What follows belongs to an exercise in optimizing a design on an open flow for small area; a production flow would make more cautious choices. At most, simulation tests tie the RTL to the original design; equivalence was not proved. The series may have gaps, and a smaller design here may also do less where the tests do not look. For run 4, only the layout was checked, not whether the RTL still works. Power is estimated from default activity; no workload was simulated.

==> flow/design.v, too long to show whole: its modules and the start of the top module <==
// module fan_top: 2535 lines
// module hadd: 9 lines
// module fadd: 10 lines
module fan_top (
    input clk,
    input rst_n,
    input i_valid,
    input [127:0] i_vn,
    input [1023:0] i_data,
    output o_valid,
    output [31:0] o_valid_bus,
    output [1023:0] o_data
);
  // ...
==> flow/flow/run.sh <==
#!/bin/bash
# The standard layout (standard.sh: standard synthesis, floorplan, power grid,
# placement, CTS, routing), with two settings changed:
#  - each port gets a buf_1 as its port buffer (BUFFER_PORTS_ARGS);
#  - clock tree: clkbuf_8 buffers, sinks clustered up to 16 within 60 um,
#    no dummy loads (CTS_ARGS).
# The make output goes to standard.log; each step's own log is in orfs/logs.
set -euo pipefail
bash standard.sh \
  "BUFFER_PORTS_ARGS=-buffer_cell sky130_fd_sc_hd__buf_1" \
  "CTS_ARGS=-sink_clustering_enable -repair_clock_nets -dont_use_dummy_load -sink_clustering_size 16 -sink_clustering_max_diameter 60 -buf_list sky130_fd_sc_hd__clkbuf_8" \
  finish > standard.log 2>&1
==> flow/standard.sh <==
#!/bin/bash
# synth_recipe.tcl (not shown) runs the flow's synth.tcl, then flattens the netlist and writes it again
# the make line also repeats each setting of config.mk as NAME=value (left out here)
make -C /OpenROAD-flow-scripts/flow DESIGN_CONFIG=/design/flow/config.mk WORK_HOME=/design/flow/orfs CLKGATE_MAP_FILE= SYNTH_SCRIPT=/design/flow/synth_recipe.tcl "${@:-finish}"
==> flow/config.mk <==
export PLATFORM = sky130hd
export DESIGN_NAME = fan_top
export DESIGN_NICKNAME = fan_top
export VERILOG_FILES = /design/flow/design.v
export SDC_FILE = /design/flow/constraint.sdc
export NUM_CORES = 8
export LEC_CHECK = 0
export CAP_MARGIN = 20
export CORE_MARGIN = 2
export CORE_UTILIZATION = 45
export PLACE_DENSITY = 0.6
export SLEW_MARGIN = 20
export SYNTH_HIERARCHICAL = 1
==> flow/constraint.sdc <==
create_clock -name core_clock -period 7.0 [get_ports {clk}]
set_input_delay 1.4000 -clock core_clock [delete_from_list [all_inputs] [get_ports {clk}]]
set_output_delay 1.4000 -clock core_clock [all_outputs]
set_load 0.01 [all_outputs]
Fig. 1: run 1, M2 wires
Bar = 200 um.
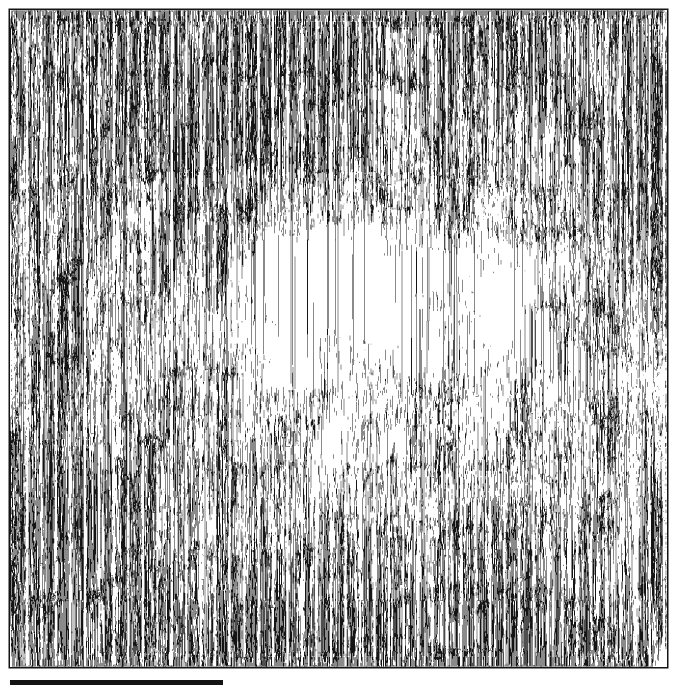
wire length on this layer	288 mm
longest straight run	309 um
DR vias: 87800
met2 capacity usage during global routing: 0.522

Fig. 2: run 1, metal 1
Bar = 200 um.
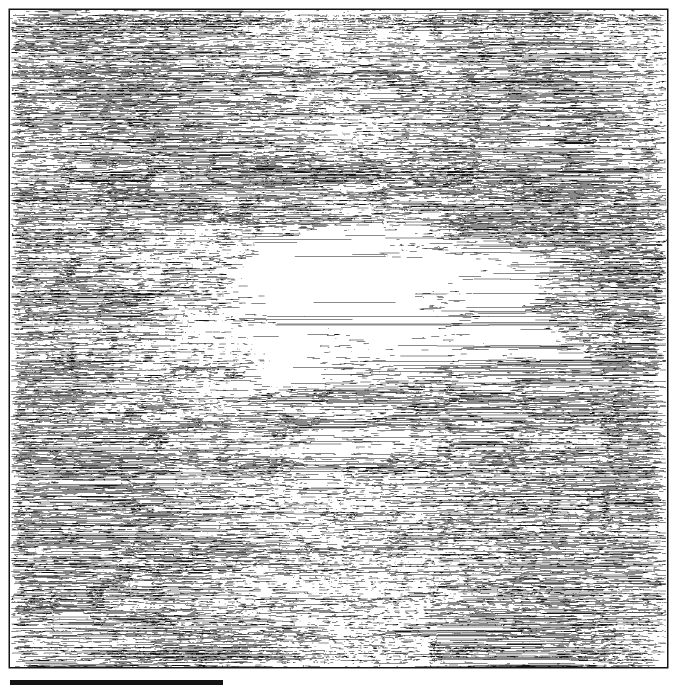
wire length on this layer	240 mm
main direction	horizontal
routed wire length: 612000 um
met1 Resource Use GR: 0.389

Fig. 3: run 1, static IR drop
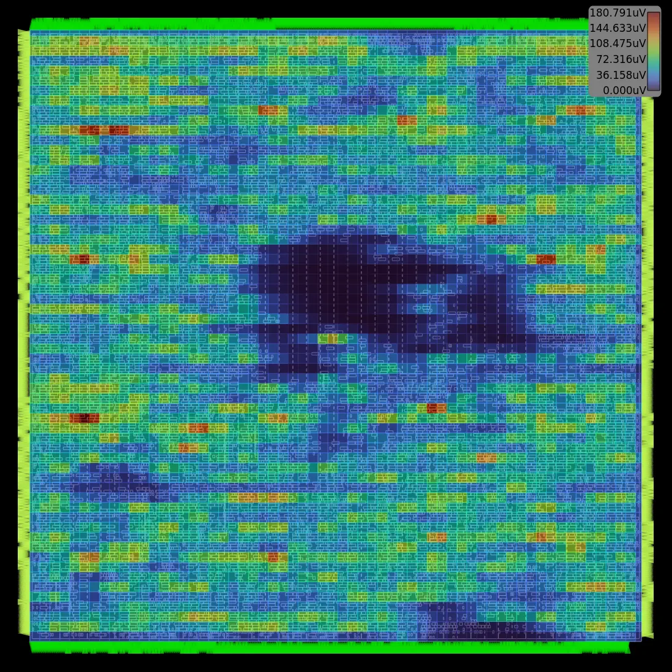
Internal Power: 0.0482 W
Switching Power: 0.0170 W
power consumption: 0.0652 W

==> results.txt, run 1 <==
Status:
- The run finished with no timing, DRC or antenna violations.

Layout:
- The multi-input combinational cells in the finished layout cover a total of roughly 37000 um2.
- The area taken by flip-flops and latches is 130000 um2.
- The layout has around 32000 filler cells.
- The net count of the finished layout is 15200.
- In the final layout, the share of cells above drive strength 1 is 0.0659.
- The top cell class by occupied area is flip-flops and latches.
- The number of non-filler instances in the completed layout is around 18000.
- The finished cells cover 190000 um2.
- Of the total standard cell area in the layout, the sequential portion is 0.682.
- The layout has 480 clock buffers.
- The relative area of non-clock buffer cells in the final design is 0.0477.
- The number of antenna diodes in the final layout is 199.
- The most common cell after layout, fill and taps aside is sky130_fd_sc_hd__dfxtp_1.
- Multi-input logic gates represent a cell area share of 0.197.
- The final layout contains a sequential cell count of between 6000 and 7000.
- Once layout is complete, the utilization of the core stands at 0.510.

Power:
- VDD sags by at most between 0.2 and 0.25 mV.
- The total leakage power is ~78 nW.
- The clock power share is 0.264.
- Of the total power, registers draw 0.670.
- For this design the ratio of total power to cell area is roughly 340 nW/um2.
- Of the total power, the share spent switching nets is 0.260.
- Summed over the clock group, the power is 0.0172 W.

Logic synthesis:
- The sequential share of the synthesized area is 0.769.
- The most used flip-flop cell after synthesis is sky130_fd_sc_hd__dfxtp_1.
- During synthesis, Yosys emitted a total of 7 warnings.
- The commonest cells after synthesis are sky130_fd_sc_hd__dfxtp_1 (6462), sky130_fd_sc_hd__fa_1 (930), sky130_fd_sc_hd__and2_1 (754).
- The cell area after synthesis is ~170000 um2.
- The net count of the mapped netlist is between 10000 and 15000.
- The cell count after synthesis is ~11000.
- Of the total synthesized cell area, the portion taken by XOR and XNOR cells is 0.0105.
- Sorting the synthesized cells by area gives the leading types as sky130_fd_sc_hd__dfxtp_1 (77%), sky130_fd_sc_hd__fa_1 (11%), sky130_fd_sc_hd__and2_1 (2.8%), sky130_fd_sc_hd__mux2_2 (1.7%), sky130_fd_sc_hd__mux2i_1 (0.87%).
- The number of enable-type register cells in the synthesized netlist is 0.
- For this run, asynchronously set or reset flops after synthesis account for 0.00124.
- By instance count, the leading cell after synthesis is sky130_fd_sc_hd__dfxtp_1.
- Of the post-synthesis cell area, the part taken by muxes is 0.0257.

Die:
- The initialized floorplan defines ~220 standard-cell rows.
- The count of inserted tapcells is between 4000 and 5000.
- The starting density of the core is 0.452.
- The die outline area is around 380000 um2.
- The vertical extent of the die is 616 um.

Placed design:
- The number of cells after detailed placement is ~18000.
- Input and output buffers added on the ports amount to around 2200.

Routing:
- The count of antenna-violating nets left after detailed routing is 0.
- The detailed router used layers up to and including met5.
- After detailed routing, the average wire length per cell comes to ~34 um.
- For this run, design rule violations remaining after detail routing come to 0.
- Wire segments on met3 add up to between 30000 and 40000 um in the final route.

Worst setup path:
- The startpoint type of the worst setup path is a register.
- The number of logic stages on the critical path including buffering is 13.
- Together, buffers and inverters on the worst path number 2.
- The data required time of the critical path is roughly 8 ns.
- The category of the most critical setup path is reg2reg.
- STA classifies the critical path endpoint as a register.

Clock tree:
- Clock tree synthesis found a total of between 6000 and 7000 sinks.
- The clock reaches the later pin of the worst-skew pair after 1.16 ns.
- The clock buffer count from CTS is 480.
- The number of hold buffers added after CTS was 0.
- Counting along the longest clock path gives a buffer depth of 4.
- The clock tree from TritonCTS is built.
- Post-CTS repair changed the size of 0 cells.
- The post-CTS clock slew at the launch and capture registers of the worst setup and hold paths is about 0.1 ns.
- The post-CTS setup buffer count is 0.

Timing:
- The final period demand of the worst path is around 6.6 ns.
- The final-report max-slew violation count is 0.
- Setup repair after global routing left no endpoint under its margin.
- Setup violations remaining at the end of the flow were counted as 0.
- At the pin with the least slew margin, the transition time is about 1.3 ns.
- The worst setup slack after layout is a little over 0.4 ns.
- The sum of negative setup slack is 0 ns.

Global routing:
- The overall overflow remaining after global route is 0.
- The first-pass GRT wire length is ~800000 um.

Flow run:
- Max-cap violations in this run came to 0.

Worst hold path:
- The class of the tightest hold or removal check is in2async.
## Run 2: large edit since run 1, in outline
flow/design.v: 2555 -> 2649 lines; modules unchanged: 2
  fan_top: edited, 2535 -> 2617 lines
  sel_or: new, 12 lines
==> module sel_or as of run 2 <==
module sel_or #(parameter N = 1, parameter M = 2) (
    input [N*M-1:0] d,
    input [M-1:0] s,
    output reg [N-1:0] y
);
    integer i;
    always @(*) begin
        y = {N{1'b0}};
        for (i = 0; i < M; i = i + 1)
            y = y | (d[i*N +: N] & {N{s[i]}});
    end
endmodule
Fig. 4: run 2, metal 1
Bar = 200 um.
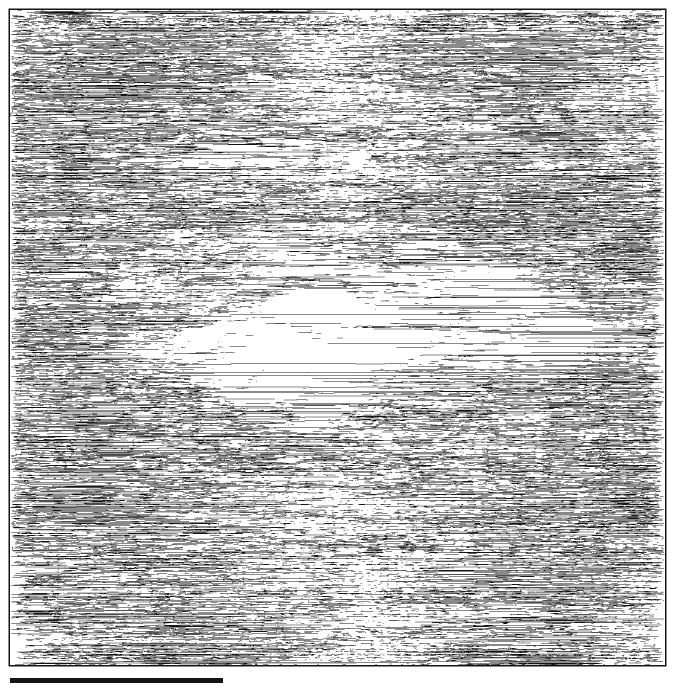
wire length on this layer	254 mm
longest straight run	219 um
nets with wire on the layer	13718
share of all routed wire	42%
met1 Resource Use GR: 0.418
routed wire length: 600000 um
DR vias: 87000

Fig. 5: run 2, M2 wires
Bar = 200 um.
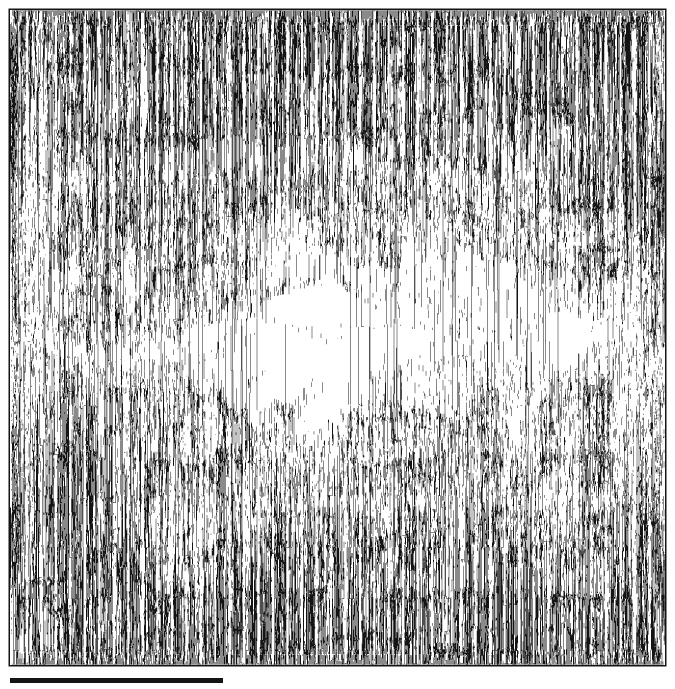
nets with wire on the layer	13416
main direction	vertical
wire length on this layer	274 mm
longest straight run	228 um
met2 capacity usage during global routing: 0.482

==> results.txt, run 2 <==
Status:
- The run finished with no timing, DRC or antenna violations.

Die:
- The count of inserted tapcells came to 4950 (-0.44%).
- ~2200 I/O pins were placed.
- The die outline area is 377000 um2 (-0.58%).
- The number of rows in the core area is 223 (-0.45%).
- The vertical extent of the die is 614 um (-0.29%).

Logic synthesis:
- In the post-synthesis netlist, the biggest area contributors are sky130_fd_sc_hd__dfxtp_1 (77%), sky130_fd_sc_hd__fa_1 (11%), sky130_fd_sc_hd__and2_1 (2.9%), sky130_fd_sc_hd__a22o_1 (1.8%), sky130_fd_sc_hd__a222oi_1 (1.3%).
- The async set-or-reset flop fraction in the synthesized netlist is 0.00124 (unchanged).
- The count of unique library cells instantiated by Yosys is between 40 and 50.
- Yosys instantiated no cell more often than sky130_fd_sc_hd__dfxtp_1.
- The cell count after synthesis is 10200 (-3.7%).
- The sequential share of the synthesized area came to 0.774 (+0.00452).
- The multiplexer fraction of the synthesized cell area came to 0.000478 (-0.0252).
- The flip-flop cell with the highest count after synthesis is sky130_fd_sc_hd__dfxtp_1.
- Counting instances in the post-synthesis netlist gives the leading cell types as sky130_fd_sc_hd__dfxtp_1 (6462), sky130_fd_sc_hd__fa_1 (930), sky130_fd_sc_hd__and2_1 (767).
- The number of enable-type register cells in the synthesized netlist is 0 (unchanged).
- The fraction of synthesized cell area in xor and xnor cells is 0.00973 (-0.000805).
- The synthesis warning total came to 22 (+15).
- The net count of the mapped netlist was 12300 (-3.0%).

Layout:
- The area taken by flip-flops and latches was 130000 um2 (about the same).
- The relative area of non-clock buffer cells in the final design is 0.0480 (+0.000301).
- The number of filler instances in the final layout is 31600 (-0.92%).
- The count of flip-flops and latches is 6470 (unchanged).
- The most common cell after layout, fill and taps aside is sky130_fd_sc_hd__dfxtp_1.
- The count of inverters other than clock inverters in the layout is 253.
- The share of layout cells above drive strength 1 is 0.0500 (-0.0159).
- The post-layout utilization of the core is 0.508 (-0.00235).
- The number of non-filler instances in the completed layout is 17800 (-2.6%).
- The final-layout clock buffer total is 477 (-0.63%).
- The area of all placed cells without fillers is 188000 um2 (-1.2%).
- The antenna diode count was 137 (-31%).
- In the final design, more cell area goes to flip-flops and latches than to any other class.
- The sequential cell area share is 0.690 (+0.00830).
- The multi-input gate share of the layout cell area is 0.187 (-0.0101).
- The net count of the finished layout is 14800 (-2.6%).

Worst setup path:
- The worst register-to-register path has a setup slack of 0.83 ns.
- The worst setup path is captured at a register.
- The number of buffers and inverters on the critical path was 3 (+1).
- The number of logic stages on the critical path including buffering was 14 (+1).
- The category of the most critical setup path is reg2reg.
- STA classifies the critical path startpoint as a register.
- Walking the worst path, the cells encountered are inv_1 > nor2_1 > a222oi_1 > inv_1 > fa_1 > a222oi_1 > inv_1 > fa_1 > fa_1 > fa_1 > fa_1 > fa_1 > fa_1 > fa_1.

Timing:
- The count of final setup violators is 0 (unchanged).
- The final period demand of the worst path is 6.17 ns (-0.430 ns).
- Setup repair after global routing left no endpoint under its margin.
- The final-report max-slew violation count was 0 (unchanged).
- The transition at the pin with the smallest max-transition slack is 1.15 ns (-0.190 ns).
- The sum of negative setup slack is 0 ns (unchanged).

Power:
- Power attributed to sequential cells is 0.0438 W.
- The maximum VDD drop is 0.211 mV (-2.3%).
- The power density over the cells is 346 nW/um2 (+0.84%).
- The power in the clock group was 0.0171 W (about the same).
- The total leakage power is 78.0 nW (-0.46%).
- The clock power share came to 0.264 (about the same).
- The net switching share of the total power is 0.258 (-0.00191).
- The portion of total power attributed to sequential cells came to 0.675 (+0.005).

Routing:
- The final routed DRC violation total was 0 (unchanged).
- The count of antenna-violating nets left after detailed routing is 0 (unchanged).
- The routed wirelength normalized by instance count is 33.8 um (+0.77%).
- The highest metal layer with signal wires is met5.
- Detailed routing placed a total of ~270000 um of wire on met2.

Global routing:
- The first-pass GRT wire length was 775000 um (-2.9%).

Placed design:
- The count of buffers from port buffering is 2211 (unchanged).
- The number of cells after detailed placement is 17200 (-2.4%).

Clock tree:
- The clock buffer count from CTS is 477 (-0.63%).
- The post-cts hold buffer count is 0 (unchanged).
- The post-CTS clock slew at the launch and capture registers of the worst setup and hold paths is 0.10 ns (about the same).
- The number of buffers between clock root and the deepest sink is 4 (unchanged).
- The total number of clock tree sinks is 6470 (unchanged).
- The count of instances resized after the clock tree is built came to 0 (unchanged).
- TritonCTS built the clock tree.
- The clock latency on the worst-skew pair is 1.14 ns (-0.02 ns).

Flow run:
- The max-capacitance violation count is 0 (unchanged).
Fig. 6: run 2, signal wires on met3
Bar = 200 um.
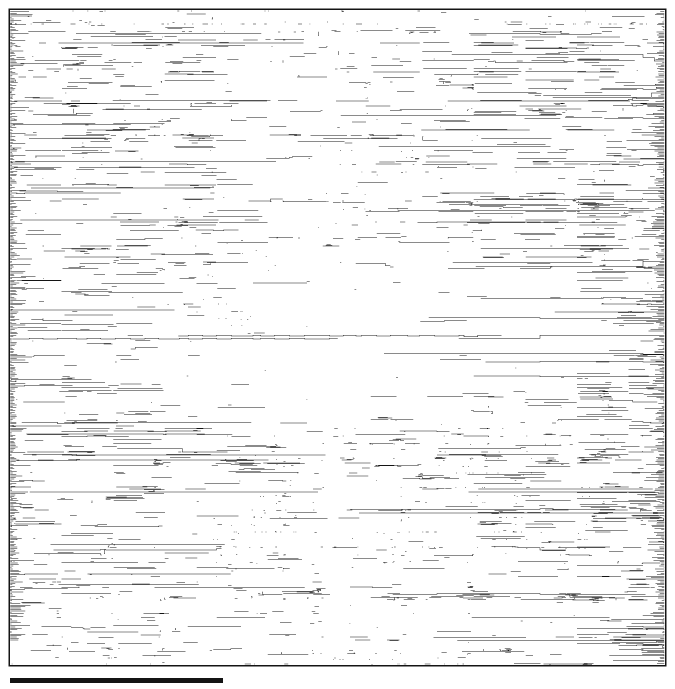
longest straight run	280 um
wire length on this layer	40.5 mm
met3 usage in global routing: 0.0551

Fig. 7: run 2, static IR drop
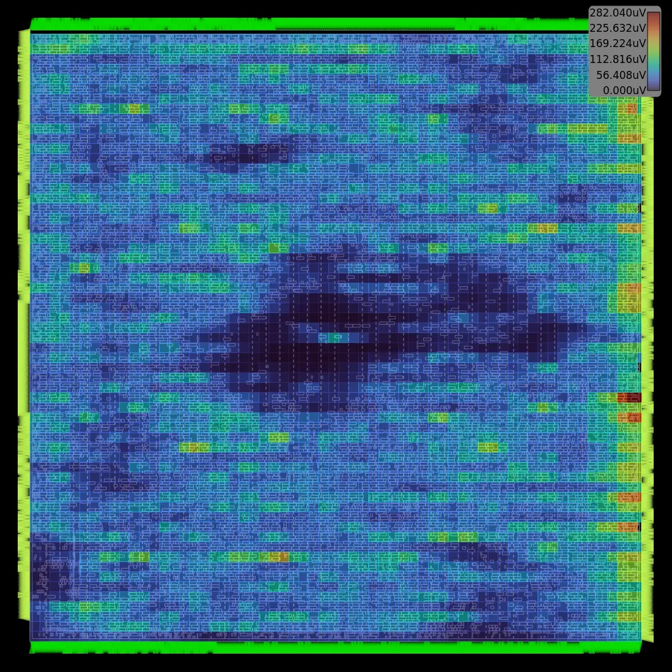
Internal Power: 0.0482 W
power consumption: 0.0649 W
Switching Power: 0.0168 W

==> run 3, diff against run 2 <==
==> flow/flow/run.sh (replaced) <==
#!/bin/bash
# The standard layout (standard.sh: standard synthesis, floorplan, power grid,
# placement, CTS, routing), with two settings changed:
#  - each port gets a buf_1 as its port buffer (BUFFER_PORTS_ARGS);
#  - clock tree: clkbuf_8 buffers, sinks clustered up to 16 within 70 um,
#    no dummy loads (CTS_ARGS).
# The make output goes to standard.log; each step's own log is in orfs/logs.
set -euo pipefail
bash standard.sh \
  "BUFFER_PORTS_ARGS=-buffer_cell sky130_fd_sc_hd__buf_1" \
  "CTS_ARGS=-sink_clustering_enable -repair_clock_nets -dont_use_dummy_load -sink_clustering_size 16 -sink_clustering_max_diameter 70 -buf_list sky130_fd_sc_hd__clkbuf_8" \
  finish > standard.log 2>&1
Fig. 8: run 3, signal wires on met3
Bar = 200 um.
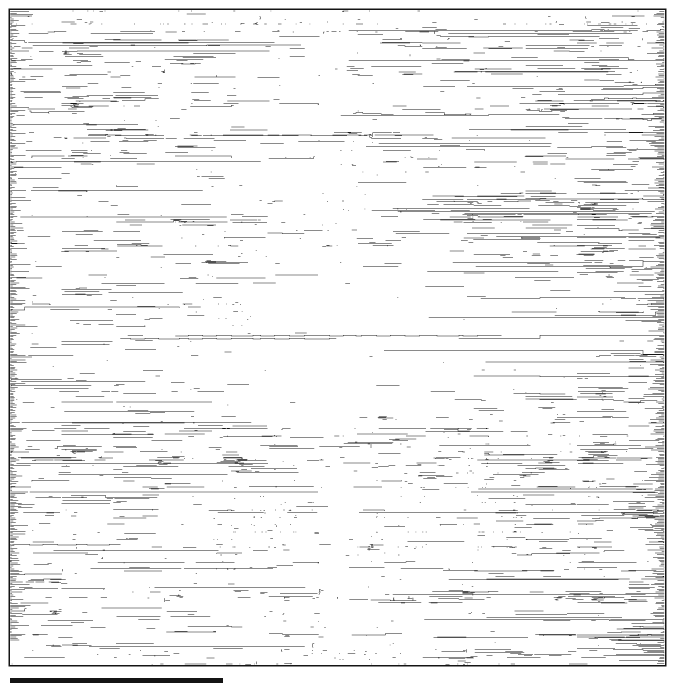
main direction	horizontal
share of all routed wire	6.9%
wire length on this layer	41.3 mm
DR vias: 86500
routed wire length: 600000 um
met3 usage in global routing: 0.0528

Fig. 9: run 3, static IR drop
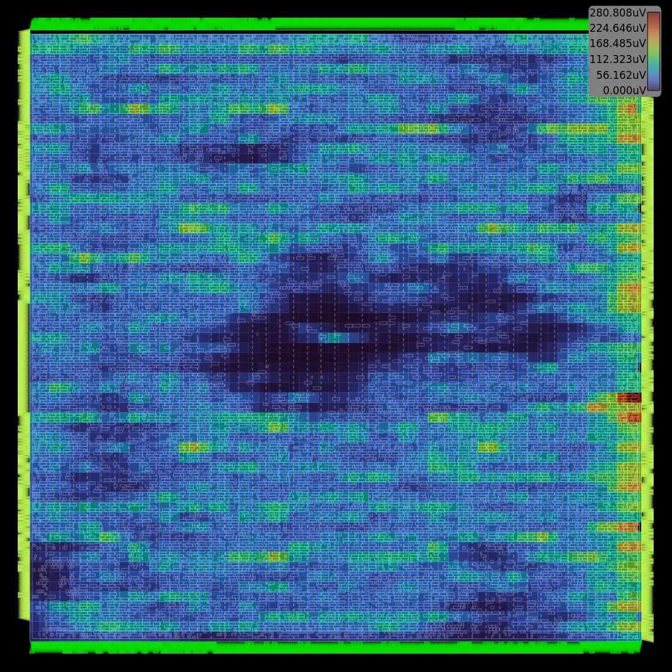
power consumption: 0.0645 W
Switching Power: 0.0167 W
PD cells: 345 nW/um2
Internal Power: 0.0479 W

==> results.txt, run 3 <==
Die:
- The count of inserted tapcells is 4950 (unchanged).
- The die outline area is 377000 um2 (unchanged).
- In this run the horizontal extent of the chip is just over 600 um.
- The boundary pin count is 2212 (unchanged).
- The vertical extent of the die came to 614 um (unchanged).
- The number of rows in the core area is 223 (unchanged).
- The standard cell core area is ~370000 um2.
- The initial utilization of the core area, before any placement, comes to 0.453.

Placed design:
- The wire-length estimate of the detail-placed layout is about 510000 um.
- Summing all placed instances gives a cell area of roughly 180000 um2.
- The count of buffers from port buffering is 2211 (unchanged).
- At the end of routability-driven placement, the weighted congestion stood at just under 1.
- The number of cells after detailed placement is 17200 (unchanged).
- Before CTS, the worst setup slack after placement is just over 0.9 ns.

Layout:
- The net count of the finished layout was 14800 (-0.18%).
- The area fraction of clock buffers and clock inverters is 0.0331.
- Compared with the post-synthesis result, the final layout area differs by 11.9%.
- The area taken by flip-flops and latches is 130000 um2 (unchanged).
- The count of flip-flops and latches is 6470 (unchanged).
- The area of all placed cells without fillers is 187000 um2 (-0.23%).
- The library cell used most frequently in the layout, excluding fill and tap cells, is sky130_fd_sc_hd__dfxtp_1.
- The number of non-filler instances in the completed layout is 17700 (-0.30%).
- The multi-input gate share of the layout cell area was 0.187 (+0.000427).
- The antenna diode count is 109 (-20%).
- The final-layout clock buffer total is 451 (-5.5%).
- The area used by multi-input combinational logic is around 35000 um2.
- The number of filler instances in the final layout was 31600 (-0.0063%).
- The sequential cell area share is 0.692 (+0.00158).
- The biggest slice of the area belongs to flip-flops and latches.
- The relative area of non-clock buffer cells in the final design is 0.0481 (+0.000110).
- The post-layout utilization of the core is 0.507 (-0.00116).
- Non-clock buffers in the final layout number roughly 2300.
- The count of inverters other than clock inverters in the layout came to 253 (unchanged).
- The library cells used most frequently in the layout, excluding fill and tap cells, are sky130_fd_sc_hd__dfxtp_1 (6462), sky130_fd_sc_hd__buf_1 (2197), sky130_fd_sc_hd__fa_1 (930).
- The number of multi-input combinational cells is between 3000 and 4000.
- The share of layout cells above drive strength 1 is 0.0481 (-0.00195).

Worst setup path:
- The slack of the worst reg-to-reg path came to 0.84 ns (about the same).
- The number of logic stages on the critical path including buffering came to 14 (unchanged).
- Among the stages of the critical path, the cell type that occurs most often is sky130_fd_sc_hd__fa_1.
- The worst-path cell with the longest stage delay is sky130_fd_sc_hd__dfxtp_1.
- STA puts the critical path data arrival time at slightly above 7 ns.
- On the worst path, the slowest cell contributes a delay of ~0.76 ns.
- The worst setup path is launched from a register.
- The data required time of the critical path is roughly 8 ns.
- By startpoint and endpoint, the worst setup path is classified as reg2reg.
- The number of buffers and inverters on the critical path is 3 (unchanged).
- Counting cells, the worst reg-to-reg path comes to 14.
- The critical path capture point type is a register.
- The maximum fanout along the worst path is 17.
- The largest delay contributor family on the critical path is adder cells.
- The signal on the critical path passes through inv_1 > nor2_1 > a222oi_1 > inv_1 > fa_1 > a222oi_1 > inv_1 > fa_1 > fa_1 > fa_1 > fa_1 > fa_1 > fa_1 > fa_1.

Logic synthesis:
- The multiplexer fraction of the synthesized cell area is 0.000478 (unchanged).
- By area the synthesized netlist is led by sky130_fd_sc_hd__dfxtp_1 (77%), sky130_fd_sc_hd__fa_1 (11%), sky130_fd_sc_hd__and2_1 (2.9%), sky130_fd_sc_hd__a22o_1 (1.8%), sky130_fd_sc_hd__a222oi_1 (1.3%).
- Of the total synthesized cell area, the portion taken by full adders, half adders and majority gates is 0.114.
- The count of unique library cells instantiated by Yosys is 41 (unchanged).
- The synthesis warning total is 22 (unchanged).
- The cell count after synthesis is 10200 (unchanged).
- After synthesis, the largest family of logic cells by area is adder cells.
- The async set-or-reset flop fraction in the synthesized netlist is 0.00124 (unchanged).
- The compound-gate portion of the synthesized area is 0.0477.
- Ranked by instance count, the synthesized netlist is headed by sky130_fd_sc_hd__dfxtp_1 (6462), sky130_fd_sc_hd__fa_1 (930), sky130_fd_sc_hd__and2_1 (767).
- The cell taking the most area after synthesis is sky130_fd_sc_hd__dfxtp_1.
- sky130_fd_sc_hd__dfxtp_1 is the most common cell in the netlist.
- The fraction of post-synthesis cell area in the top cell type by area is 0.773.
- The cell area after synthesis is around 170000 um2.
- The net count of the mapped netlist came to 12300 (unchanged).
- The number of enable-type register cells in the synthesized netlist is 0 (unchanged).
- The fraction of synthesized cell area in xor and xnor cells is 0.00973 (unchanged).
- The flip-flop cell with the highest count after synthesis is sky130_fd_sc_hd__dfxtp_1.
- Of the total synthesized cell area, the portion taken by AND, OR, NAND and NOR gates is 0.0378.
- The sequential share of the synthesized area was 0.774 (unchanged).
- The average instance in the mapped netlist occupies approximately 16 um2.
- In this run, synthesis produced a sequential element count of 6470.

Timing:
- The clock arrives with 0.126 ns of skew.
- Dividing the final minimum period by the clock period gives 0.879.
- The minimum hold slack is roughly 0.24 ns.
- The sum of negative setup slack is 0 ns (unchanged).
- The final period demand of the worst path came to 6.16 ns (-0.0107 ns).
- The final hold violation count is 0.
- The highest attainable clock frequency is 162 MHz.
- The count of final setup violators is 0 (unchanged).
- The worst setup slack after layout is around 0.84 ns.
- The transition at the pin with the smallest max-transition slack is 1.19 ns (+0.0370 ns).
- In this run the tightest slew margin relative to its limit is 0.200.
- Setup repair after global routing left no endpoint under its margin.
- The final-report max-slew violation count is 0 (unchanged).

Power:
- The power of the sequential group is 0.0438 W (about the same).
- The clock power share is 0.259 (-0.005).
- The total leakage power is 77.8 nW (-0.24%).
- In this run, power in combinational logic comes to ~0.0040 W.
- The power in the clock group is 0.0167 W (-2%).
- Per report_power, the top consumer among the power groups is sequential cells.
- The net switching share of the total power came to 0.258 (about the same).
- The portion of total power attributed to sequential cells was 0.679 (+0.004).
- The combinational power share is 0.062.
- The maximum VDD drop is 0.203 mV (-3.7%).

Routing:
- The number of detailed-routing iterations run before antenna repair is 11.
- The final routed DRC violation total was 0 (unchanged).
- For this block, wires on met1 add up to around 250000 um.
- The met2 wire length is 271000 um (-0.87%).
- The number of DRC markers in iteration 0 is 8695.
- In the routed layout, each cell is associated on average with a via count of between 4 and 5.
- The highest metal layer with signal wires is met5.
- The routed wirelength normalized by instance count was 33.9 um (+0.27%).
- The count of antenna-violating nets left after detailed routing is 0 (unchanged).
- Wire segments on met3 add up to just over 40000 um in the final route.

Clock tree:
- The post-CTS clock slew at the launch and capture registers of the worst setup and hold paths is 0.09 ns (about the same).
- The count of instances resized after the clock tree is built is 0 (unchanged).
- The clock latency on the worst-skew pair is 1.12 ns (-0.02 ns).
- The total number of clock tree sinks is 6470 (unchanged).
- The clock tree from TritonCTS is built.
- The clock buffer count from CTS is 451 (-5.5%).
- The number of buffers between clock root and the deepest sink is 4 (unchanged).
- The clock tree synthesis step divided the H-tree into 5 levels.
- The post-cts hold buffer count was 0 (unchanged).
- The clock root buffer is sky130_fd_sc_hd__clkbuf_8.
- The post-CTS setup buffer count is 0.

Global routing:
- The initial antenna violation count is approximately 290.
- The met1 layer usage reported by global route is 0.420 (+0.00163).
- The overall overflow remaining after global route is 0.
- The number of global-route vias before repair was a little under 90000.
- The maximum number of pins on one net before global-route repair is 30.
- The first-pass GRT wire length is 775000 um (about the same).
- The highest-utilization routing layer at the global route stage is met2.
- The global router's overall resource usage is 0.310.

Worst hold path:
- The class of the tightest hold or removal check is in2async.

Status:
- The flow ran to the end and the layout has no timing, DRC or antenna violations.

Flow run:
- The max-capacitance violation count is 0 (unchanged).
Fig. 10: run 3, M2 wires
Bar = 200 um.
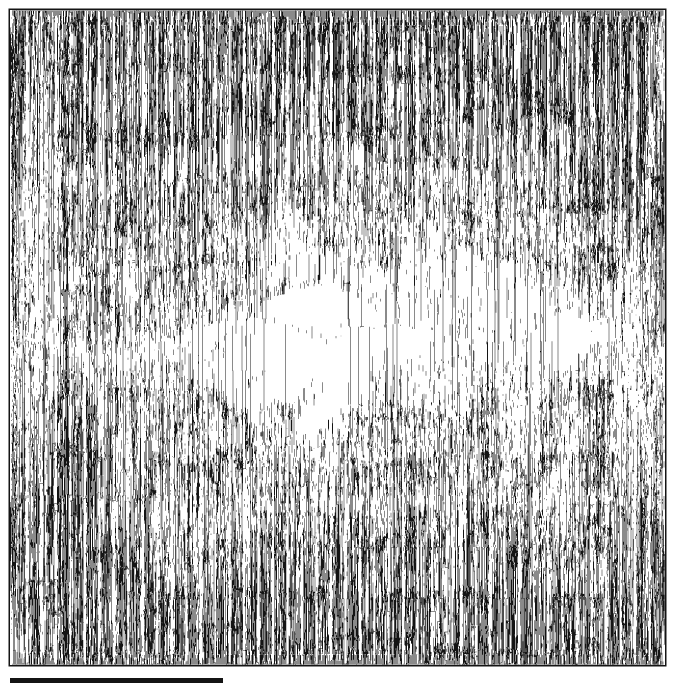
wire length on this layer	271 mm
nets with wire on the layer	13395
longest straight run	263 um
met2 capacity usage during global routing: 0.480

Fig. 11: run 3, the metal 4 layer
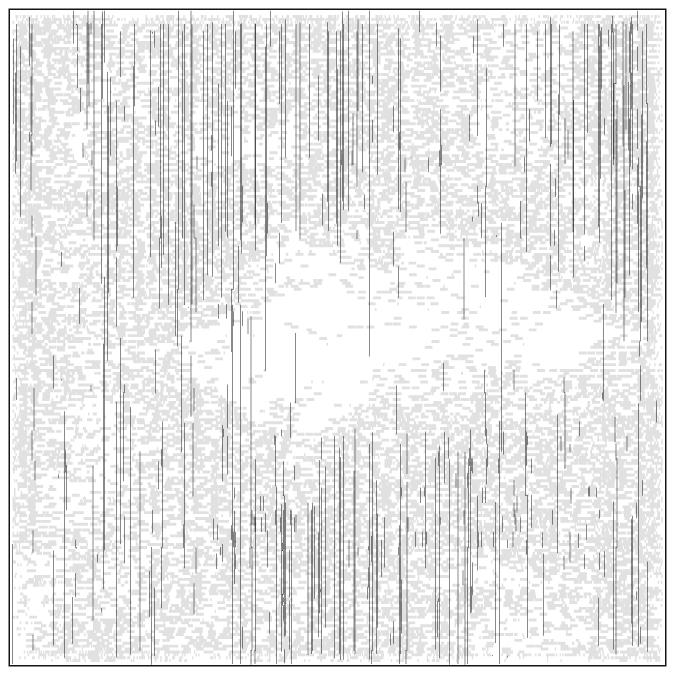
longest straight run	337 um
nets with wire on the layer	318
wire length on this layer	34.6 mm
share of all routed wire	5.8%

==> run 4: too many edits to list; what changed since run 3 <==
flow/design.v: 2649 -> 2265 lines; modules unchanged: 0
  adder32: new, 14 lines
  reduction_mux: new, 37 lines
  adder_switch: new, 111 lines
  edge_adder_switch: new, 111 lines
  fan_network: new, 1300 lines
  fan_ctrl: new, 662 lines
  fan_top: edited, 2617 -> 23 lines
  removed: sel_or, hadd, fadd
==> module fan_top as of run 4 <==
module fan_top (
    input clk,
    input rst_n,
    input i_valid,
    input [127:0] i_vn,
    input [1023:0] i_data,
    output o_valid,
    output [31:0] o_valid_bus,
    output [1023:0] o_data
);
    wire [30:0] w_add;
    wire [92:0] w_cmd;
    wire [19:0] w_sel;
    wire w_rvalid;
    fan_ctrl #(.DATA_WIDTH(32), .NUM_PES(32), .LOG2_PES(4)) u_fan_ctrl (
        .clk(clk), .rst_n(rst_n), .i_vn(i_vn), .i_data_valid(i_valid),
        .o_reduction_add(w_add), .o_reduction_cmd(w_cmd),
        .o_reduction_sel(w_sel), .o_reduction_valid(w_rvalid));
    fan_network #(.DATA_WIDTH(32), .NUM_PES(32), .LOG2_PES(5)) u_fan_network (
        .clk(clk), .rst_n(rst_n), .i_valid(w_rvalid), .i_data_bus(i_data),
        .i_add_en_bus(w_add), .i_cmd_bus(w_cmd), .i_sel_bus(w_sel),
        .o_valid(o_valid), .o_valid_bus(o_valid_bus), .o_data_bus(o_data));
endmodule
==> module reduction_mux as of run 4 <==
module reduction_mux # (
	parameter W = 32, 
	parameter NUM_IN = 4,  
	parameter SEL_IN = 2,  
	parameter NUM_OUT = 2) (  
	i_data,
	i_sel,
	o_data
);
	parameter SEL_IN_LEFT_END = SEL_IN/2 -1;
	parameter SEL_IN_RIGHT_START = SEL_IN/2;
	input [(NUM_IN * W)-1:0] i_data;  
	input [SEL_IN-1:0] i_sel;  
	output reg [(NUM_OUT * W)-1:0] o_data;  
	wire [(NUM_IN/2 * W )-1:0] w_data_left;
	wire [(NUM_IN/2 * W )-1:0] w_data_right;
	wire [SEL_IN/2 -1:0] w_sel_in_left;
	wire [SEL_IN/2 -1:0] w_sel_in_right;
	assign w_data_left = i_data[NUM_IN/2 * W -1:0];
	assign w_data_right = i_data[NUM_IN * W - 1: NUM_IN/2 * W];
	assign w_sel_in_left = i_sel[SEL_IN_LEFT_END:0];
	assign w_sel_in_right = i_sel[SEL_IN-1:SEL_IN_RIGHT_START];
	always @ (*) begin
		if (w_sel_in_left <= NUM_IN/2) begin
			o_data[0*W+:W] <= w_data_left[w_sel_in_left*W +: W];
		end else begin
			o_data[0*W+:W] <= 'b0;
		end
	end
	always @ (*) begin
		if (w_sel_in_right <= NUM_IN/2) begin
			o_data[1*W+:W] <= w_data_right[w_sel_in_right*W +: W];
		end else begin
			o_data[1*W+:W] <= 'b0;
		end
	end
endmodule
==> module adder32 as of run 4 <==
module adder32(clk, rst_n, A, B, O);
    input [31:0] A, B;
    input clk;
    input rst_n;
    output reg [31:0] O;
    always@(posedge clk or negedge rst_n)begin
        if(rst_n == 1'b0) begin
            O <= 'd0;
        end 
        else begin
            O <= A + B;
        end
    end
endmodule
==> module edge_adder_switch as of run 4 <==
module edge_adder_switch # (
	parameter DATA_WIDTH = 32,
	parameter NUM_IN = 4,
	parameter SEL_IN = 2) (
	clk,
	rst_n,
	i_valid,  
	i_data_bus,  
	i_add_en,  
	i_cmd,  
	i_sel,  
	o_vn,  
	o_vn_valid,  
	o_adder  
);
	parameter NUM_OUT =1;
	input clk;
	input rst_n;
	input i_valid;  
	input [(DATA_WIDTH*NUM_IN)-1:0] i_data_bus;  
	input i_add_en;
	input [2:0] i_cmd;  
	input [SEL_IN-1:0] i_sel;  
	output reg [(2*DATA_WIDTH)-1:0] o_vn;  
	output reg [1:0] o_vn_valid;  
	output reg [DATA_WIDTH-1:0] o_adder;  
	wire [(2 * DATA_WIDTH)-1:0] w_sel_data;  
	wire [DATA_WIDTH-1:0] w_O;  
	reg [DATA_WIDTH-1:0] r_adder;
	reg r_add_en;
	reg [(2*DATA_WIDTH)-1:0] r_vn;
	reg [1:0] r_vn_valid;
	reduction_mux # (
		.W(DATA_WIDTH),
		.NUM_IN(NUM_IN),
		.SEL_IN(SEL_IN),
		.NUM_OUT(2)
	) my_reduction_mux (
		.i_data(i_data_bus),
		.i_sel(i_sel),
		.o_data(w_sel_data)
	);
	always @ (posedge clk or negedge rst_n) begin
		if (rst_n == 1'b0) begin
			r_adder <= 'b0;
			r_vn <= 'b0;
			r_vn_valid <= 'b0;
		end else begin
			if (i_valid == 1'b1) begin
				case (i_cmd)
					3'b000 : begin
						r_vn_valid <= 2'b00;
					end
					3'b001 : begin
						r_vn_valid <= 2'b00;
					end
					3'b010 : begin
						r_vn_valid <= 2'b00;
					end
					3'b011 : begin
						r_adder <= w_sel_data[2*DATA_WIDTH-1:DATA_WIDTH];
						r_vn[DATA_WIDTH-1:0] <= i_data_bus[DATA_WIDTH-1:0];
						r_vn_valid <= 2'b01;
					end
					3'b100 : begin 
						r_adder <= w_sel_data[DATA_WIDTH-1:0];
						r_vn[2*DATA_WIDTH-1:DATA_WIDTH] <= i_data_bus[(DATA_WIDTH*NUM_IN)-1:DATA_WIDTH*(NUM_IN-1)];
						r_vn_valid <= 2'b10;
					end
					3'b101: begin
						r_vn[2*DATA_WIDTH-1:DATA_WIDTH] <= i_data_bus[(DATA_WIDTH*NUM_IN)-1:DATA_WIDTH*(NUM_IN-1)];
						r_vn[DATA_WIDTH-1:0] <= i_data_bus[DATA_WIDTH-1:0];
						r_vn_valid <= 2'b11;					
					end
					default: begin
						r_vn_valid <= 2'b00;
					end
				endcase
			end
		end
	end
	always @ (posedge clk or negedge rst_n) begin
		if (rst_n == 1'b0) begin
			r_add_en <= 'b0;
		end else begin
			r_add_en <= i_add_en;
		end
	end
	always @ (*) begin
		if (rst_n == 1'b0) begin
			o_adder <= 'd0;
			o_vn <= 'd0;
			o_vn_valid <= 'd0;
		end else begin
			if (r_add_en == 1'b0) begin
				o_adder <= r_adder;
			end else begin
				o_adder <= w_O;
			end
			o_vn <= r_vn;
			o_vn_valid <= r_vn_valid;
		end
	end
	adder32 my_adder (
		.clk(clk),
		.rst_n(rst_n),
		.A(w_sel_data[DATA_WIDTH+:DATA_WIDTH]),
		.B(w_sel_data[0+:DATA_WIDTH]),
		.O(w_O)
	);
endmodule
==> module adder_switch as of run 4 <==
module adder_switch # (
	parameter DATA_WIDTH = 32,
	parameter NUM_IN = 4,
	parameter SEL_IN = 2) (
	clk,
	rst_n,
	i_valid,  
	i_data_bus,  
	i_add_en,  
	i_cmd,  
	i_sel,  
	o_vn,  
	o_vn_valid,  
	o_adder  
);
	parameter NUM_OUT =2;
	input clk;
	input rst_n;
	input i_valid;  
	input [(DATA_WIDTH*NUM_IN)-1:0] i_data_bus;  
	input i_add_en;
	input [2:0] i_cmd;  
	input [SEL_IN-1:0] i_sel;  
	output reg [(2*DATA_WIDTH)-1:0] o_vn;  
	output reg [1:0] o_vn_valid;  
	output reg [(DATA_WIDTH*NUM_OUT)-1:0] o_adder;  
	wire [(2 * DATA_WIDTH)-1:0] w_sel_data;  
	wire [DATA_WIDTH-1:0] w_O;  
	reg [(DATA_WIDTH*NUM_OUT)-1:0] r_adder;
	reg r_add_en;
	reg [(2*DATA_WIDTH)-1:0] r_vn;
	reg [1:0] r_vn_valid; 
	reduction_mux # (
		.W(DATA_WIDTH),
		.NUM_IN(NUM_IN),
		.SEL_IN(SEL_IN),
		.NUM_OUT(NUM_OUT)) my_reduction_mux (
		.i_data(i_data_bus),
		.i_sel(i_sel),
		.o_data(w_sel_data)
	);
	always @ (posedge clk or negedge rst_n) begin
		if (rst_n == 1'b0) begin
			r_adder <= 'b0;
			r_vn <= 'b0;
			r_vn_valid <= 'b0;
		end else begin
			if (i_valid == 1'b1) begin
				case (i_cmd)
					3'b000 : begin
						r_vn_valid <= 2'b00;
					end
					3'b001 : begin
						r_adder <= w_sel_data;
						r_vn_valid <= 2'b00;
					end
					3'b010 : begin
						r_vn_valid <= 2'b00;
					end
					3'b011 : begin
						r_adder[2*DATA_WIDTH-1:DATA_WIDTH] <= w_sel_data[2*DATA_WIDTH-1:DATA_WIDTH];
						r_vn[DATA_WIDTH-1:0] <= i_data_bus[DATA_WIDTH-1:0];
						r_vn_valid <= 2'b01;
					end
					3'b100 : begin 
						r_adder[DATA_WIDTH-1:0] <= w_sel_data[DATA_WIDTH-1:0];
						r_vn[2*DATA_WIDTH-1:DATA_WIDTH] <= i_data_bus[(DATA_WIDTH*NUM_IN)-1:DATA_WIDTH*(NUM_IN-1)];
						r_vn_valid <= 2'b10;
					end
					3'b101: begin
						r_vn[2*DATA_WIDTH-1:DATA_WIDTH] <= i_data_bus[(DATA_WIDTH*NUM_IN)-1:DATA_WIDTH*(NUM_IN-1)];
						r_vn[DATA_WIDTH-1:0] <= i_data_bus[DATA_WIDTH-1:0];
						r_vn_valid <= 2'b11;					
					end
					default: begin
						r_vn_valid <= 2'b00;
					end
				endcase
			end
		end
	end
	always @ (posedge clk or negedge rst_n) begin
		if (rst_n == 1'b0) begin
			r_add_en <= 'b0;
		end else begin
			r_add_en <= i_add_en;
		end
	end
	always @ (*) begin
		if (rst_n == 1'b0) begin
			o_adder <= 'd0;
			o_vn <= 'd0;
			o_vn_valid <= 'd0;
		end else begin
			if (r_add_en == 1'b0) begin
				o_adder <= r_adder;
			end else begin
				o_adder <= {w_O,w_O};
			end
			o_vn <= r_vn;
			o_vn_valid <= r_vn_valid;
		end
	end
	adder32 my_adder (
		.clk(clk),
		.rst_n(rst_n),
		.A(w_sel_data[DATA_WIDTH+:DATA_WIDTH]),
		.B(w_sel_data[0+:DATA_WIDTH]),
		.O(w_O)
	);
endmodule
==> flow/run.sh (new file) <==
#!/bin/bash
# synth_recipe.tcl (not shown) runs the flow's synth.tcl, then flattens the netlist and writes it again
# the make line also repeats each setting of config.mk as NAME=value (left out here)
make -C /OpenROAD-flow-scripts/flow DESIGN_CONFIG=/design/flow/config.mk WORK_HOME=/design/flow/orfs CLKGATE_MAP_FILE= SYNTH_SCRIPT=/design/flow/synth_recipe.tcl finish
--- a/flow/config.mk
+++ b/flow/config.mk
@@ -11,3 +11,2 @@
 export PLACE_DENSITY = 0.6
 export SLEW_MARGIN = 20
-export SYNTH_HIERARCHICAL = 1
removed: flow/flow/run.sh
removed: flow/standard.sh
Fig. 12: run 4, M2 wires
Bar = 200 um.
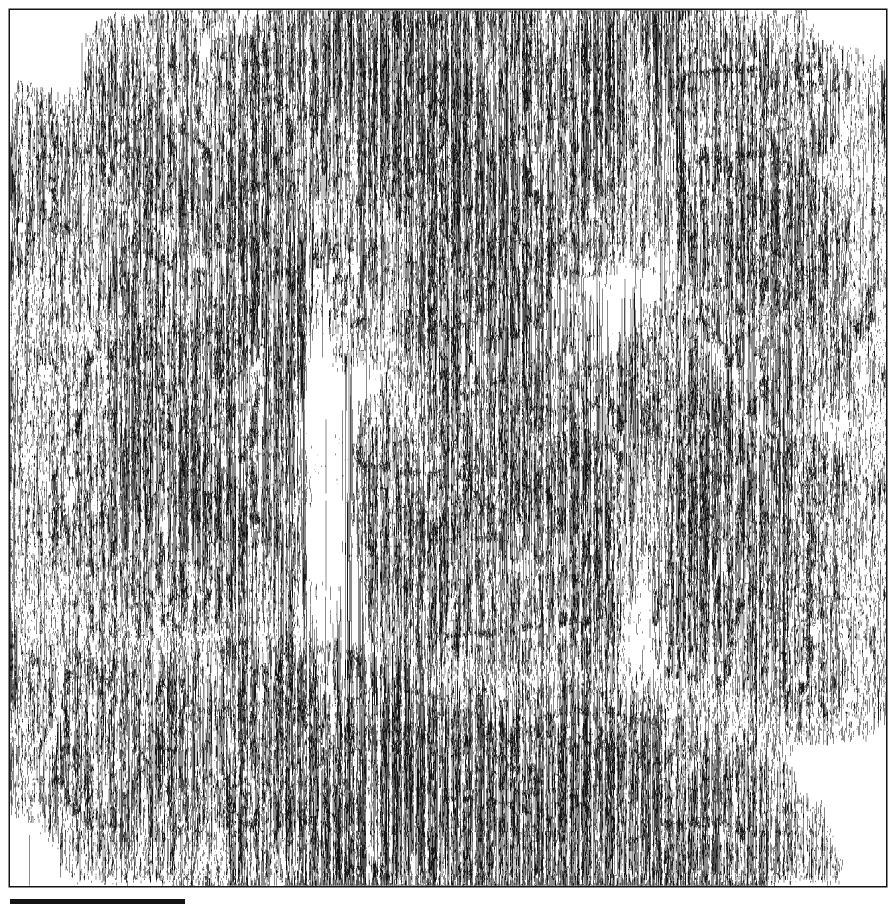
nets with wire on the layer	36880
wire length on this layer	745 mm
main direction	vertical
longest straight run	397 um
met2 capacity usage during global routing: 0.496
DR vias: 295000

Fig. 13: run 4, the metal 4 layer
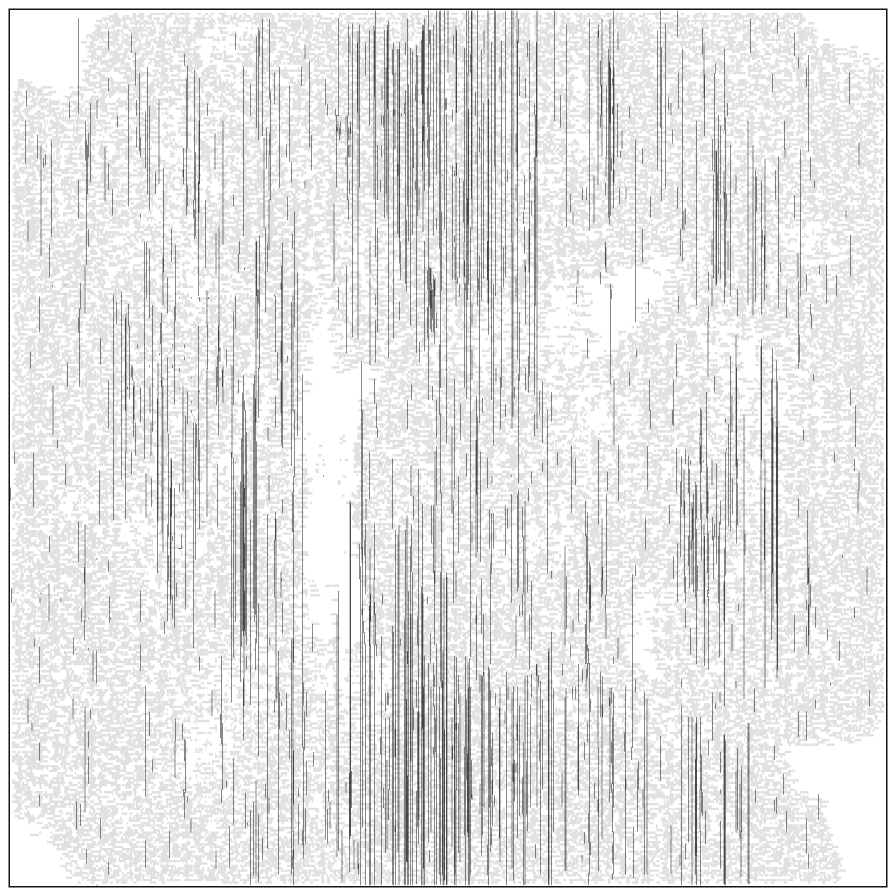
longest straight run	492 um
nets with wire on the layer	814
main direction	vertical
routed wire length: 1620000 um

Fig. 14: run 4, static IR drop
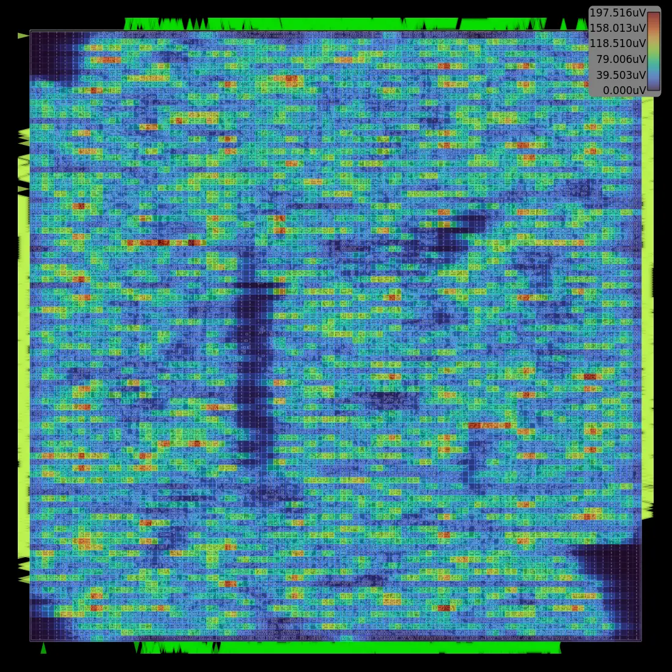
PD cells: 315 nW/um2
power consumption: 0.168 W
Switching Power: 0.0454 W
Internal Power: 0.123 W

Fig. 15: run 4, metal 1
Bar = 200 um.
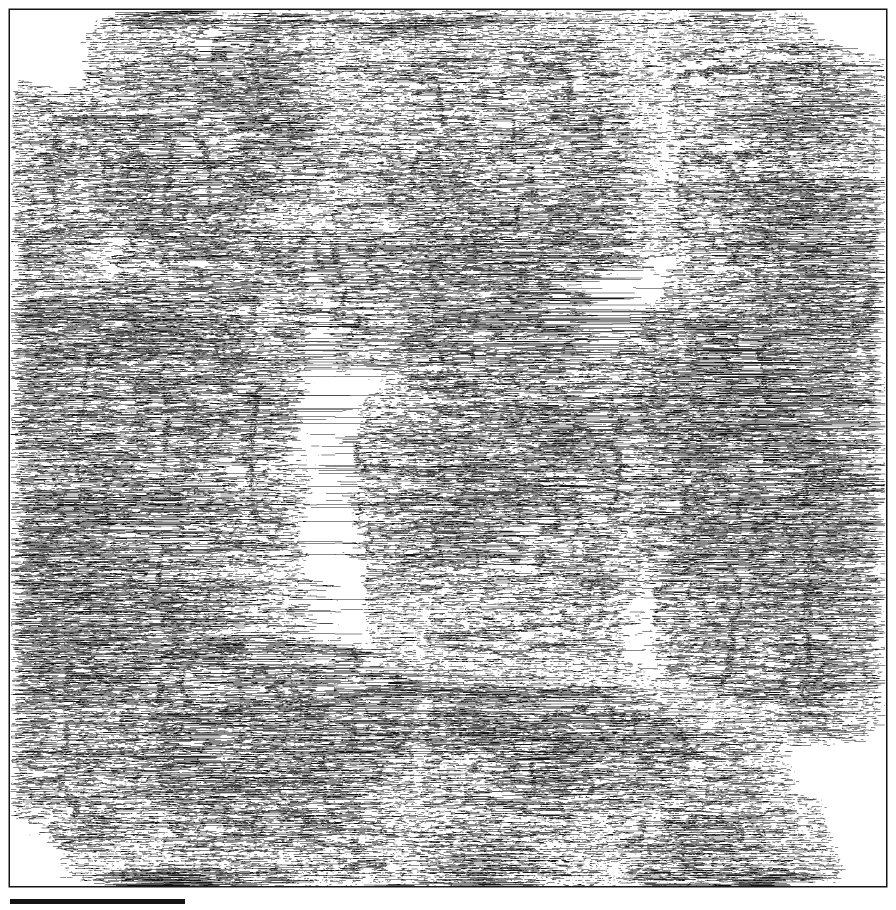
nets with wire on the layer	40877
share of all routed wire	42%
met1 Resource Use GR: 0.413

==> results.txt, run 4 <==
Die:
- The starting density of the core is 0.451 (-0.00190).
- The count of inserted tapcells is 13300 (+170%).
- The number of rows in the core area is 367 (+65%).
- The die outline area is 1010000 um2 (+170%).
- The boundary pin count was 2212 (unchanged).
- The vertical extent of the die is 1000 um (+64%).

Routing:
- The routed wirelength normalized by instance count is 29.0 um (-14%).
- The met2 wire length is 745000 um (+170%).
- The final routed DRC violation total was 0 (unchanged).
- The number of detailed-routing iterations run before antenna repair is 6 (-5).
- The routed metal-1 wirelength was 680000 um (+170%).
- The ratio of routed vias to standard cells is 5.30 (+8.6%).
- The met3 wire length came to 94500 um (+130%).

Timing:
- The minimum hold slack was 0.316 ns (+0.0738 ns).
- The max-slew headroom at the worst pin is 0.0900 (-0.110).
- The transition at the pin with the smallest max-transition slack is 1.35 ns (+0.164 ns).
- The count of final setup violators came to 0 (unchanged).
- The final cycle utilization of the critical path is 0.894 (+0.0150).

Worst setup path:
- The largest incremental delay on the critical path was 0.69 ns (-0.07 ns).
- The number of buffers and inverters on the critical path is 6 (+3).
- The data required time of the critical path is 5.60 ns (-2.31 ns).
- The maximum fanout along the worst path is 161 (+144).
- The depth of the worst register-to-register path is 17 (+3).
- The startpoint type of the worst setup path is an input port.
- By startpoint and endpoint, the worst setup path is classified as in2out.
- On the critical path, the stage with the largest delay is an instance of sky130_fd_sc_hd__buf_4.
- The number of logic stages on the critical path including buffering is 7 (-7).

Global routing:
- The initial antenna violation count is 467 (+64%).
- The met3 track utilization from global routing is 0.0559 (+0.00314).
- The number of global-route vias before repair is 293000 (+230%).
- The global router's overall resource usage came to 0.314 (+0.00364).
- The overall overflow remaining after global route was 0 (unchanged).

Power:
- The largest share of the power goes to sequential cells.
- The combinational cell power is 0.0224 W (+460%).
- The power of the sequential group came to 0.0777 W (+77%).
- The combinational power share is 0.133 (+0.071).
- The total leakage power came to 240 nW (+210%).
- The net switching share of the total power is 0.270 (+0.0117).
- The clock power share is 0.404 (+0.145).

Logic synthesis:
- The synthesis warning total is 13 (-41%).
- The number of register bits inferred by synthesis is 11600 (+79%).
- The cell taking the most area after synthesis is sky130_fd_sc_hd__dfrtp_1.
- The cell area after synthesis is 450000 um2 (+170%).
- The compound-gate portion of the synthesized area is 0.0742 (+0.0265).
- The adder-cell share of the synthesized area is 0.0281 (-0.0854).
- The async set-or-reset flop fraction in the synthesized netlist is 0.634 (+0.633).
- The net count of the mapped netlist is 40800 (+230%).
- The largest family of logic cells by synthesized area is simple AND/OR/NAND/NOR gates.
- The count of unique library cells instantiated by Yosys came to 97 (+140%).
- The cell count after synthesis is 38600 (+280%).
- The fraction of synthesized cell area in xor and xnor cells is 0.0238 (+0.0141).
- After synthesis, the cell types taking the most area are sky130_fd_sc_hd__dfrtp_1 (41%), sky130_fd_sc_hd__dfxtp_1 (19%), sky130_fd_sc_hd__mux2_2 (6.8%), sky130_fd_sc_hd__and2_1 (6.0%), sky130_fd_sc_hd__mux2i_1 (3.2%).
- Among all flip-flop cells after synthesis, the most frequent one is sky130_fd_sc_hd__dfrtp_1.
- The sequential share of the synthesized area is 0.596 (-0.178).
- Ranked by instance count, the synthesized netlist is headed by sky130_fd_sc_hd__dfrtp_1 (7332), sky130_fd_sc_hd__and2_1 (4304), sky130_fd_sc_hd__dfxtp_1 (4224).

Layout:
- The number of non-filler instances in the completed layout is 55700 (+210%).
- The count of inverters other than clock inverters in the layout is 932 (+270%).
- The number of multi-input combinational cells was 24000 (+650%).
- The share of layout cells above drive strength 1 was 0.142 (+0.0935).
- The area taken by flip-flops and latches was 268000 um2 (+110%).
- The post-layout utilization of the core is 0.534 (+0.0278).
- The area of all placed cells without fillers is 533000 um2 (+180%).
- The net count of the finished layout came to 43100 (+190%).
- The relative area of non-clock buffer cells in the final design is 0.0567 (+0.00861).
- The count of flip-flops and latches is 11600 (+79%).
- The multi-input gate share of the layout cell area is 0.320 (+0.133).
- The area fraction of clock buffers and clock inverters is 0.0799 (+0.0468).
- The most common cell after layout, fill and taps aside is sky130_fd_sc_hd__dfrtp_1.
- The sequential cell area share is 0.503 (-0.189).
- The number of filler instances in the final layout is 86400 (+170%).
- Ranked by total area, the top cell class in this layout is flip-flops and latches.
- Relative to the synthesized area, the layout overhead comes to 18.5%.
- The buffer count excluding the clock tree in the final layout is 3183 (+38%).
- The area used by multi-input combinational logic is 171000 um2 (+390%).

Clock tree:
- The post-CTS clock slew at the launch and capture registers of the worst setup and hold paths is 0.06 ns (-0.03 ns).
- TritonCTS built the clock tree.
- The number of H-tree levels was 7 (+2).
- The clock latency on the worst-skew pair is 1.17 ns (+0.05 ns).
- The number of buffers between clock root and the deepest sink is 5 (+1).
- The count of instances resized after the clock tree is built is 0 (unchanged).
- The post-cts hold buffer count was 0 (unchanged).
- The post-CTS setup buffer count came to 0 (unchanged).
- The clock buffer count from CTS is 1235 (+170%).

Placed design:
- The total placed instance area was 489000 um2 (+170%).
- The routability-driven placement congestion ratio was 0.961 (-2.8%).
- The half-perimeter wire length after placement is 1240000 um (+140%).
- The post-placement worst setup slack is 0.568 ns (-0.358 ns).
- The number of cells after detailed placement is 53000 (+210%).

Flow run:
- The max-capacitance violation count is 0 (unchanged).

Worst hold path:
- The tightest min-delay check is of the reg2reg type.

Status:
- The flow ran to the end and the layout has no timing, DRC or antenna violations.

-- separate check: timing with driven ports --
The results above use ideal ports. As a check the final layouts listed here were re-extracted and re-timed, cells and wires unchanged.
Step 1, drivers: a clkbuf_16 drives clk and a buf_2 each remaining input, both assumed.
Step 2 also shifts input and output timing later by t, the mid clock arrival at the registers, as if the neighbouring blocks saw the same clock.
a / b / c = no drivers / after step 1 / after step 2; a / b = the first two.
run | t (ns) | slack for setup (ns) | clock arrival spread, ns
run 1 | 1.200 | 0.404 / 0.404 / 0.404 | 0.182 / 0.181
run 2 | 1.196 | 0.834 / 0.834 / 0.834 | 0.169 / 0.169
run 3 | 1.167 | 0.844 / 0.844 / 0.844 | 0.169 / 0.169
run 4 | 1.301 | 0.739 / 0.632 / 0.102 | 0.100 / 0.101
After both steps setup and hold are still met in every run listed. For run 4, which loses most, drivers alone change the setup slack by -0.107 ns; drivers and shift together by -0.637 ns.
